Background: an optimization exercise with open tools, aiming at small area, a short achievable clock period and few clock cycles per item. Do not read the settings as production practice. Function was checked by simulation only, so behaviour that the tests miss may differ from the original. No activity file was given, so power comes from the tool's default toggle rates.

**design/flow/run.sh**
```bash
#!/bin/bash
# synth_recipe.tcl (not shown) runs the flow's synth.tcl, then flattens the netlist and writes it again
# the make line also repeats each setting of config.mk as NAME=value (left out here)
make -C /OpenROAD-flow-scripts/flow DESIGN_CONFIG=/design/flow/config.mk WORK_HOME=/design/flow/orfs CLKGATE_MAP_FILE= SYNTH_SCRIPT=/design/flow/synth_recipe.tcl finish
```
**design/flow/config.mk**
```make
export PLATFORM = sky130hd
export DESIGN_NAME = bin2dec64Bit
export DESIGN_NICKNAME = bin2dec64Bit
export VERILOG_FILES = /design/flow/design.v
export SDC_FILE = /design/flow/constraint.sdc
export NUM_CORES = 4
export LEC_CHECK = 0
export CAP_MARGIN = 20
export CORE_MARGIN = 2
export CORE_UTILIZATION = 40
export SLEW_MARGIN = 20
```
**design/flow/constraint.sdc**
```tcl
create_clock -name core_clock -period 8.0 [get_ports {clk}]
set_input_delay 1.6000 -clock core_clock [delete_from_list [all_inputs] [get_ports {clk}]]
set_output_delay 1.6000 -clock core_clock [all_outputs]
set_load 0.01 [all_outputs]
```
**design/flow/design.v**
```verilog
`timescale 1ns / 1ps
module bin2dec64Bit(
    input [63:0] inputValue,
    input clk,
    input rst,
    input start,
    output ready,
    output reg done,
	 output reg [5:0] char14,
	 output reg [5:0] char13,
	 output reg [5:0] char12,
	 output reg [5:0] char11,
    output reg [5:0] char10,
    output reg [5:0] char9,
    output reg [5:0] char8,
    output reg [5:0] char7,
    output reg [5:0] char6,
    output reg [5:0] char5,
    output reg [5:0] char4,
    output reg [5:0] char3,
    output reg [5:0] char2,
    output reg [5:0] char1
    );
		reg[7:0]state;
		assign ready = (state == 8'd0);
		reg [5:0] tempChar14;
		reg [5:0] tempChar13;
		reg [5:0] tempChar12;
		reg [5:0] tempChar11;
		reg [5:0] tempChar10;
		reg [5:0] tempChar9;
		reg [5:0] tempChar8;
		reg [5:0] tempChar7;
		reg [5:0] tempChar6;
		reg [5:0] tempChar5;
		reg [5:0] tempChar4;
		reg [5:0] tempChar3;
		reg [5:0] tempChar2;
		reg [5:0] tempChar1;
		reg [63:0] workingReg;
		always@(posedge clk)
		begin
			if(rst) begin state <= 0; done <= 0; end
			else begin
			done <= 0;
			case(state)
				0:if(start) begin tempChar14 <= 0; tempChar13 <= 0; tempChar12 <= 0; tempChar11 <= 0; 
				tempChar10 <= 0; tempChar9 <= 0; tempChar8 <= 0; tempChar7 <= 0; tempChar6 <= 0; 
				tempChar5 <= 0; tempChar4 <= 0; tempChar3 <= 0; tempChar2 <= 0; tempChar1 <= 0; 
				workingReg <= inputValue;
				state<=1;
				end
				1:begin
					if(workingReg >= 64'd10000000000000) begin tempChar14 <= tempChar14 + 1; workingReg <= workingReg - 64'd10000000000000; end
					else begin state <= state+1; end
				end
				2:begin
					if(workingReg >= 64'd1000000000000) begin tempChar13 <= tempChar13 + 1; workingReg <= workingReg - 64'd1000000000000; end
					else begin state <= state+1; end
				end
				3:begin
					if(workingReg >= 64'd100000000000) begin tempChar12 <= tempChar12 + 1; workingReg <= workingReg - 64'd100000000000; end
					else begin state <= state+1; end
				end
				4:begin
					if(workingReg >= 64'd10000000000) begin tempChar11 <= tempChar11 + 1; workingReg <= workingReg - 64'd10000000000; end
					else begin state <= state+1; end
				end
				5:begin
					if(workingReg >= 1000000000) begin tempChar10 <= tempChar10 + 1; workingReg <= workingReg - 1000000000; end
					else begin state <= state+1; end
				end
				6:begin
					if(workingReg >= 100000000) begin tempChar9 <= tempChar9 + 1; workingReg <= workingReg - 100000000; end
					else begin state <= state+1; end
				end
				7:begin
					if(workingReg >= 10000000) begin tempChar8 <= tempChar8 + 1; workingReg <= workingReg - 10000000; end
					else begin state <= state+1; end
				end
				8:begin
					if(workingReg >= 1000000) begin tempChar7 <= tempChar7 + 1; workingReg <= workingReg - 1000000; end
					else begin state <= state+1; end
				end
				9:begin
					if(workingReg >= 100000) begin tempChar6 <= tempChar6 + 1; workingReg <= workingReg - 100000; end
					else begin state <= state+1; end
				end
				10:begin
					if(workingReg >= 10000) begin tempChar5 <= tempChar5 + 1; workingReg <= workingReg - 10000; end
					else begin state <= state+1; end
				end
				11:begin
					if(workingReg >= 1000) begin tempChar4 <= tempChar4 + 1; workingReg <= workingReg - 1000; end
					else begin state <= state+1; end
				end
				12:begin
					if(workingReg >= 100) begin tempChar3 <= tempChar3 + 1; workingReg <= workingReg - 100; end
					else begin state <= state+1; end
				end
				13:begin
					if(workingReg >= 10) begin tempChar2 <= tempChar2 + 1; workingReg <= workingReg - 10; end
					else begin state <= state+1; end
				end
				14:begin
					if(workingReg >= 1) begin tempChar1 <= tempChar1 + 1; workingReg <= workingReg - 1; end
					else begin state <= state+1; end
				end
				15:begin
					char1 <= tempChar1+6'd48;
					char2 <= tempChar2+6'd48;
					char3 <= tempChar3+6'd48;
					char4 <= tempChar4+6'd48;
					char5 <= tempChar5+6'd48;
					char6 <= tempChar6+6'd48;
					char7 <= tempChar7+6'd48;
					char8 <= tempChar8+6'd48;
					char9 <= tempChar9+6'd48;
					char10 <= tempChar10+6'd48;
					char11 <= tempChar11+6'd48;
					char12 <= tempChar12+6'd48;
					char13 <= tempChar13+6'd48;
					char14 <= tempChar14+6'd48;
					done <= 1;
					state<=0;
					end
			endcase
			end
		end
endmodule
```
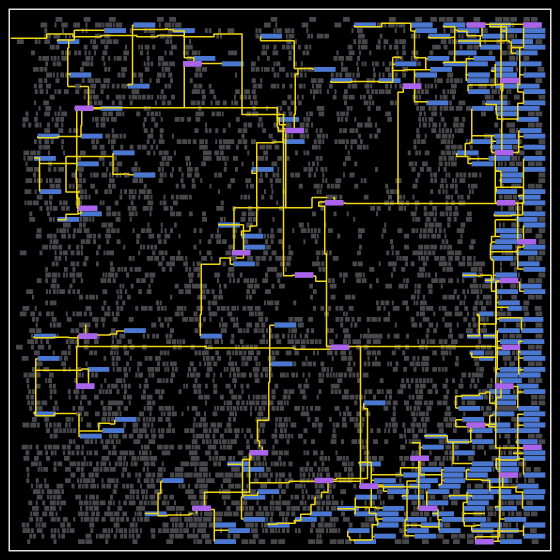
*Clock distribution*
[blue] flip-flops | count: 241
[purple] clock drivers | count: 30
[yellow] clock wires | length: 4280 um
routed clock nets: 31
flops lie: widely spread

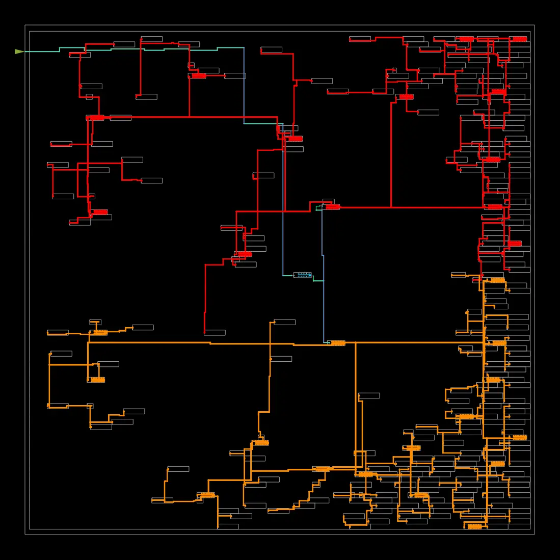
*Clock tree after CTS*
CTS sink count: 241
TritonCTS Buffers: 30
clk root buf: clkbuf_16

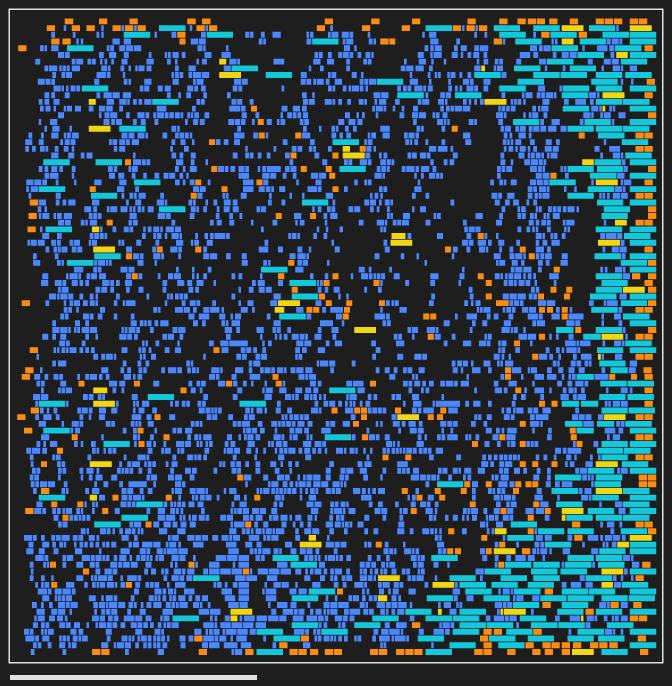
*Placement by cell class*
Bar = 100 um.
| color | class | cells | share of their area |
|---|---|---|---|
| cyan | sequential cells | 241 | 24% |
| orange | remaining buffers and delay cells | 308 | 9.0% |
| blue | combinational and other logic | 3140 | 64% |
| yellow | clock drivers and dummy loads | 56 | 3.4% |

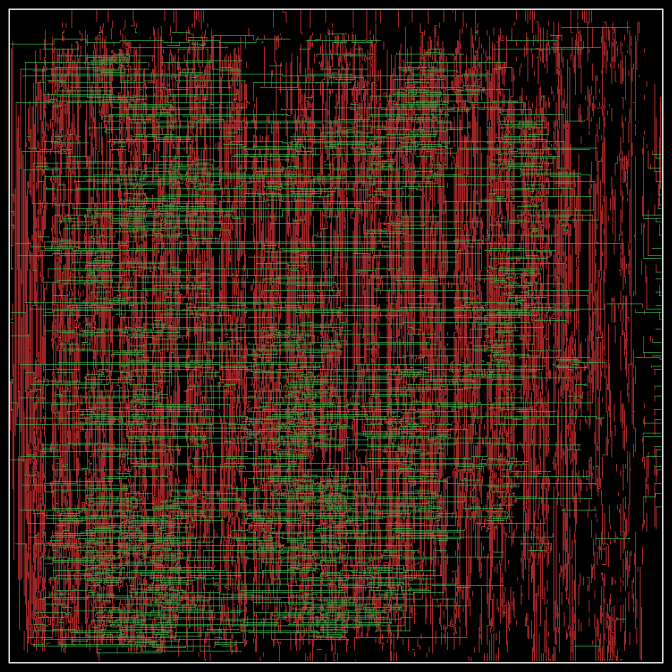
*Signal wires by layer*
Two of the layers only.
| color | layer | wire length |
|---|---|---|
| red | metal 2 | 71.1 mm |
| green | metal 3 | 26.1 mm |
final wirelength: 181000 um
Overall Global Routing Usage: 50.0%
Via Count: 35200
WL per Instance: 39.2 um

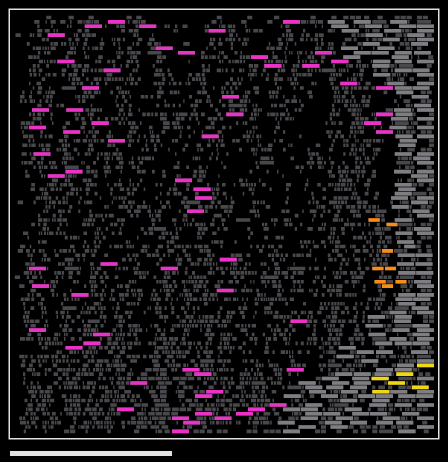
*Sequential cells colored by netlist name*
Bar = 100 um. Other sequential cells in the stronger gray, the rest of the logic in the fainter gray.
| color | netlist name | placed flops | where |
|---|---|---|---|
| orange | state | 8 | east |
| yellow | tempChar4 | 6 | south-east |
| magenta | workingReg | 64 | widely spread |
not colored: 163

-- where the power goes --
part           total, uW  switching (uW)  leakage (uW)  internal [uW]
Clock               1450             654      0.000508            799
Sequential          2070             388       0.00223           1690
Combinational       4350            3130       0.00753           1220
-- cells in the final DEF, fill, tap and decap left out, types with 33 or more instances in the layout --
cell type        count
nor2_1             426
nand2_1            353
a21oi_1            271
o21ai_0            266
edfxtp_1           232
nand3_1            153
buf_4              153
clkdlybuf4s50_1    152
nor3_1             151
xnor2_1             90
ha_1                79
nand4_1             78
a31oi_1             67
inv_1               66
o211ai_1            65
nor4_1              61
o22ai_1             60
and2_1              54
a211oi_1            45
and3_1              38
or3_1               38
o31ai_1             36
or4_1               36
a221oi_1            35
nand2b_1            34
o221ai_1            34
a21o_1              33
-- final timing paths --
| kind | slack (ns) | cells after the start | startpoint | end |
|---|---|---|---|---|
| setup / recovery | 1.94 | 10 | workingReg[39]$_DFFE_PP_ | workingReg[39]$_DFFE_PP_ |
| hold / removal | 0.47 | 0 | tempChar9[1]$_SDFFCE_PN0P_ | char9[1]$_DFFE_PP_ |
| setup reg to reg | 1.94 | 10 | workingReg[39]$_DFFE_PP_ | workingReg[39]$_DFFE_PP_ |
| hold reg to reg | 0.47 | 0 | tempChar9[1]$_SDFFCE_PN0P_ | char9[1]$_DFFE_PP_ |
-- layout make-up --
| type | instances | area, sq um |
|---|---|---|
| Fill cell | 6818 | 36000 |
| Multi-Input combinational cell | 3073 | 18900 |
| Sequential cell | 241 | 7150 |
| Timing Repair Buffer | 308 | 2700 |
| Tap cell | 873 | 1090 |
| Clock buffer | 40 | 858 |
| Inverter | 67 | 251 |
| Clock inverter | 16 | 165 |
| Antenna cell | 5 | 12.5 |
-- per-layer routing --
layer | global-route usage [%] | part of all wire [%]
met5 | 0 | 0.059
met4 | 41.4 | 11
met3 | 17.6 | 14
met2 | 70.6 | 39
met1 | 60.9 | 36
-- stage by stage --
step	cells	hold slack, ns	power (uW)
after global routing	4618	0.491	7990
final	4623	0.475	7870
after floorplan	3689	0.446	4360
after detailed placement	4558	0.462	6070
after global placement	4558	0.458	6100
after CTS	4614	0.478	7530
==> metrics.yaml <==
sta:
  finClkSkew_ns: 0.0402
  worstMarginPinSlew_ns: 1.24
  max_freq_mhz: 165
  tns_ns: 0
  maxSlewHeadroom_pct: 17.5
  post-route-min-period_ns: 6.06
  setup_viol: 0
  finalHoldViolations: 0
  min_period_over_period_pct: 75.7
  setup_ws_ns: 1.94
  rsz0062_at_grt: "no"
placed_design:
  hpwl_um: 135000
  dpl_cell_area_sq_mm: 0.0300
  pre_cts_ws_ns: 2.21
  gp_congestion: 1.13
cts:
  clk_pin_slew_ns: 0.07
  holdBufCountCts: 0
  cts_tree: "done"
  postCtsSetupRepairBufs: 0
  clockBufferDepth: 3
  cts_max_level: 1
  cts.repair.resized: 0
logic_synthesis:
  synth.most_common_cell: "nor2_1"
  yosysTopAreaCell: "edfxtp_1"
  ys.flop_type: "edfxtp_1"
  syn_inst: 3689
  synth.distinct_cells: 96
  ys_async_sr_fraction_pct: 0
  synth-compound-area-share_pct: 31.6
  syn_area_per_cell_sq_um: 7.35
  syn_nets: 3835
  synth-edff-count: 232
  ys_ff_latch: 241
  synthMuxAreaShare_pct: 0.600
  netlist_area_sq_mm: 0.0271
  synthXorXnorAreaFrac_pct: 3.81
  synth_top_family_by_area: "compound AO/OA/AOI/OAI gates"
  netlist_top_cells_area: "edfxtp_1, nor2_1, a21oi_1, o21ai_0, nand2_1"
  yosys.area_share.adder_pct: 3.64
  seq_area_frac_synth_pct: 26.4
  netlist.area_leader.share_pct: 25.7
  synth_common_cells: "nor2_1, nand2_1, a21oi_1"
  synth_warnings: 1
  synth-simple-area-share_pct: 28.8
floorplanning:
  core_sq_mm: 0.0672
  die_h_um: 264
  dieArea_sq_mm: 0.0699
  initial_core_util_pct: 40.4
  rows: 95
  die_w_um: 264
  ios: 153
critical_path:
  critical_path.top_delay_family: "simple AND/OR/NAND/NOR gates"
  end_kind: "flop"
  arrival_ns: 6.30
  critPathKind: "reg2reg"
  cp_num_buf_inv: 1
  path_cells: "nor4_1 -> nand2_1 -> nor2_1 -> nand4_1 -> nand3_1 -> o2111ai_1 -> nor3_1 -> nand2_1 -> a2111oi_4 -> buf_4"
  cpMaxStageDelayCell: "nor4_1"
  critPathMaxStageDelay_ns: 0.93
  worstPathMaxFanout: 46
  required_ns: 8.24
  worstSetupStartpointType: "flop"
  crit_top_cell: "nand2_1"
route:
  remaining_drc_errors: 0
  viasPerCell: 7.62
  drtAntennaViolNets: 0
  drtIter0Drc: 6551
  first_pass_iters: 9
power:
  total_leakage_power_uw: 0.0103
  pwr_density_cell_mw_per_mm2: 253
  ir_drop_v: 0.000181
global_routing:
  grt_max_degree: 50
  grt_pass1_vias: 32300
  overflow: 0
  grt_pass1_wl_um: 251000
layout:
  finish.utilization_pct: 46.3
  regMostFlops: "workingReg"
  areaGrowthSynthToFinish_pct: 14.7
  largest_register_ffs: 64
  final_nets: 3867
  final_layout_size_suffix_gt1_share_pct: 8.49
  reg_top3: "workingReg x64, state x8"
  post-route-cell-area_sq_mm: 0.0311
run:
  drv_cap: 0
min_path:
  hold_path.class: "reg2reg"
status:
  status: "timing/DRC/antenna clean"
Testbench counts, summed over its fixed seeds: cycles 384,717, items 8,000.

what the ideal ports hide:
In the flow no input, the clock included, has a driving cell. The finished layout below was timed again as built, in two steps. Step 1, drivers: a clkbuf_16 drives clk and a buf_2 each remaining input, both assumed. Step 2 adds t to the input delays and takes it off the output delays; t is the mean of the earliest and latest rising clock arrival at the registers after step 1. Input paths then give back, and output paths get back, about the clock's delay inside the block. Slacks: ideal ports / drivers / drivers and shift; pairs: ideal ports / drivers.
shift t [ns]: 0.690
setup slack, ns: 1.943 / 1.943 / 1.943
cell pins on the clock port's net: 1
After both steps this run still meets setup and hold. The setup slack of this run moves by 0.000 ns with the drivers and by 0.000 ns with both steps.
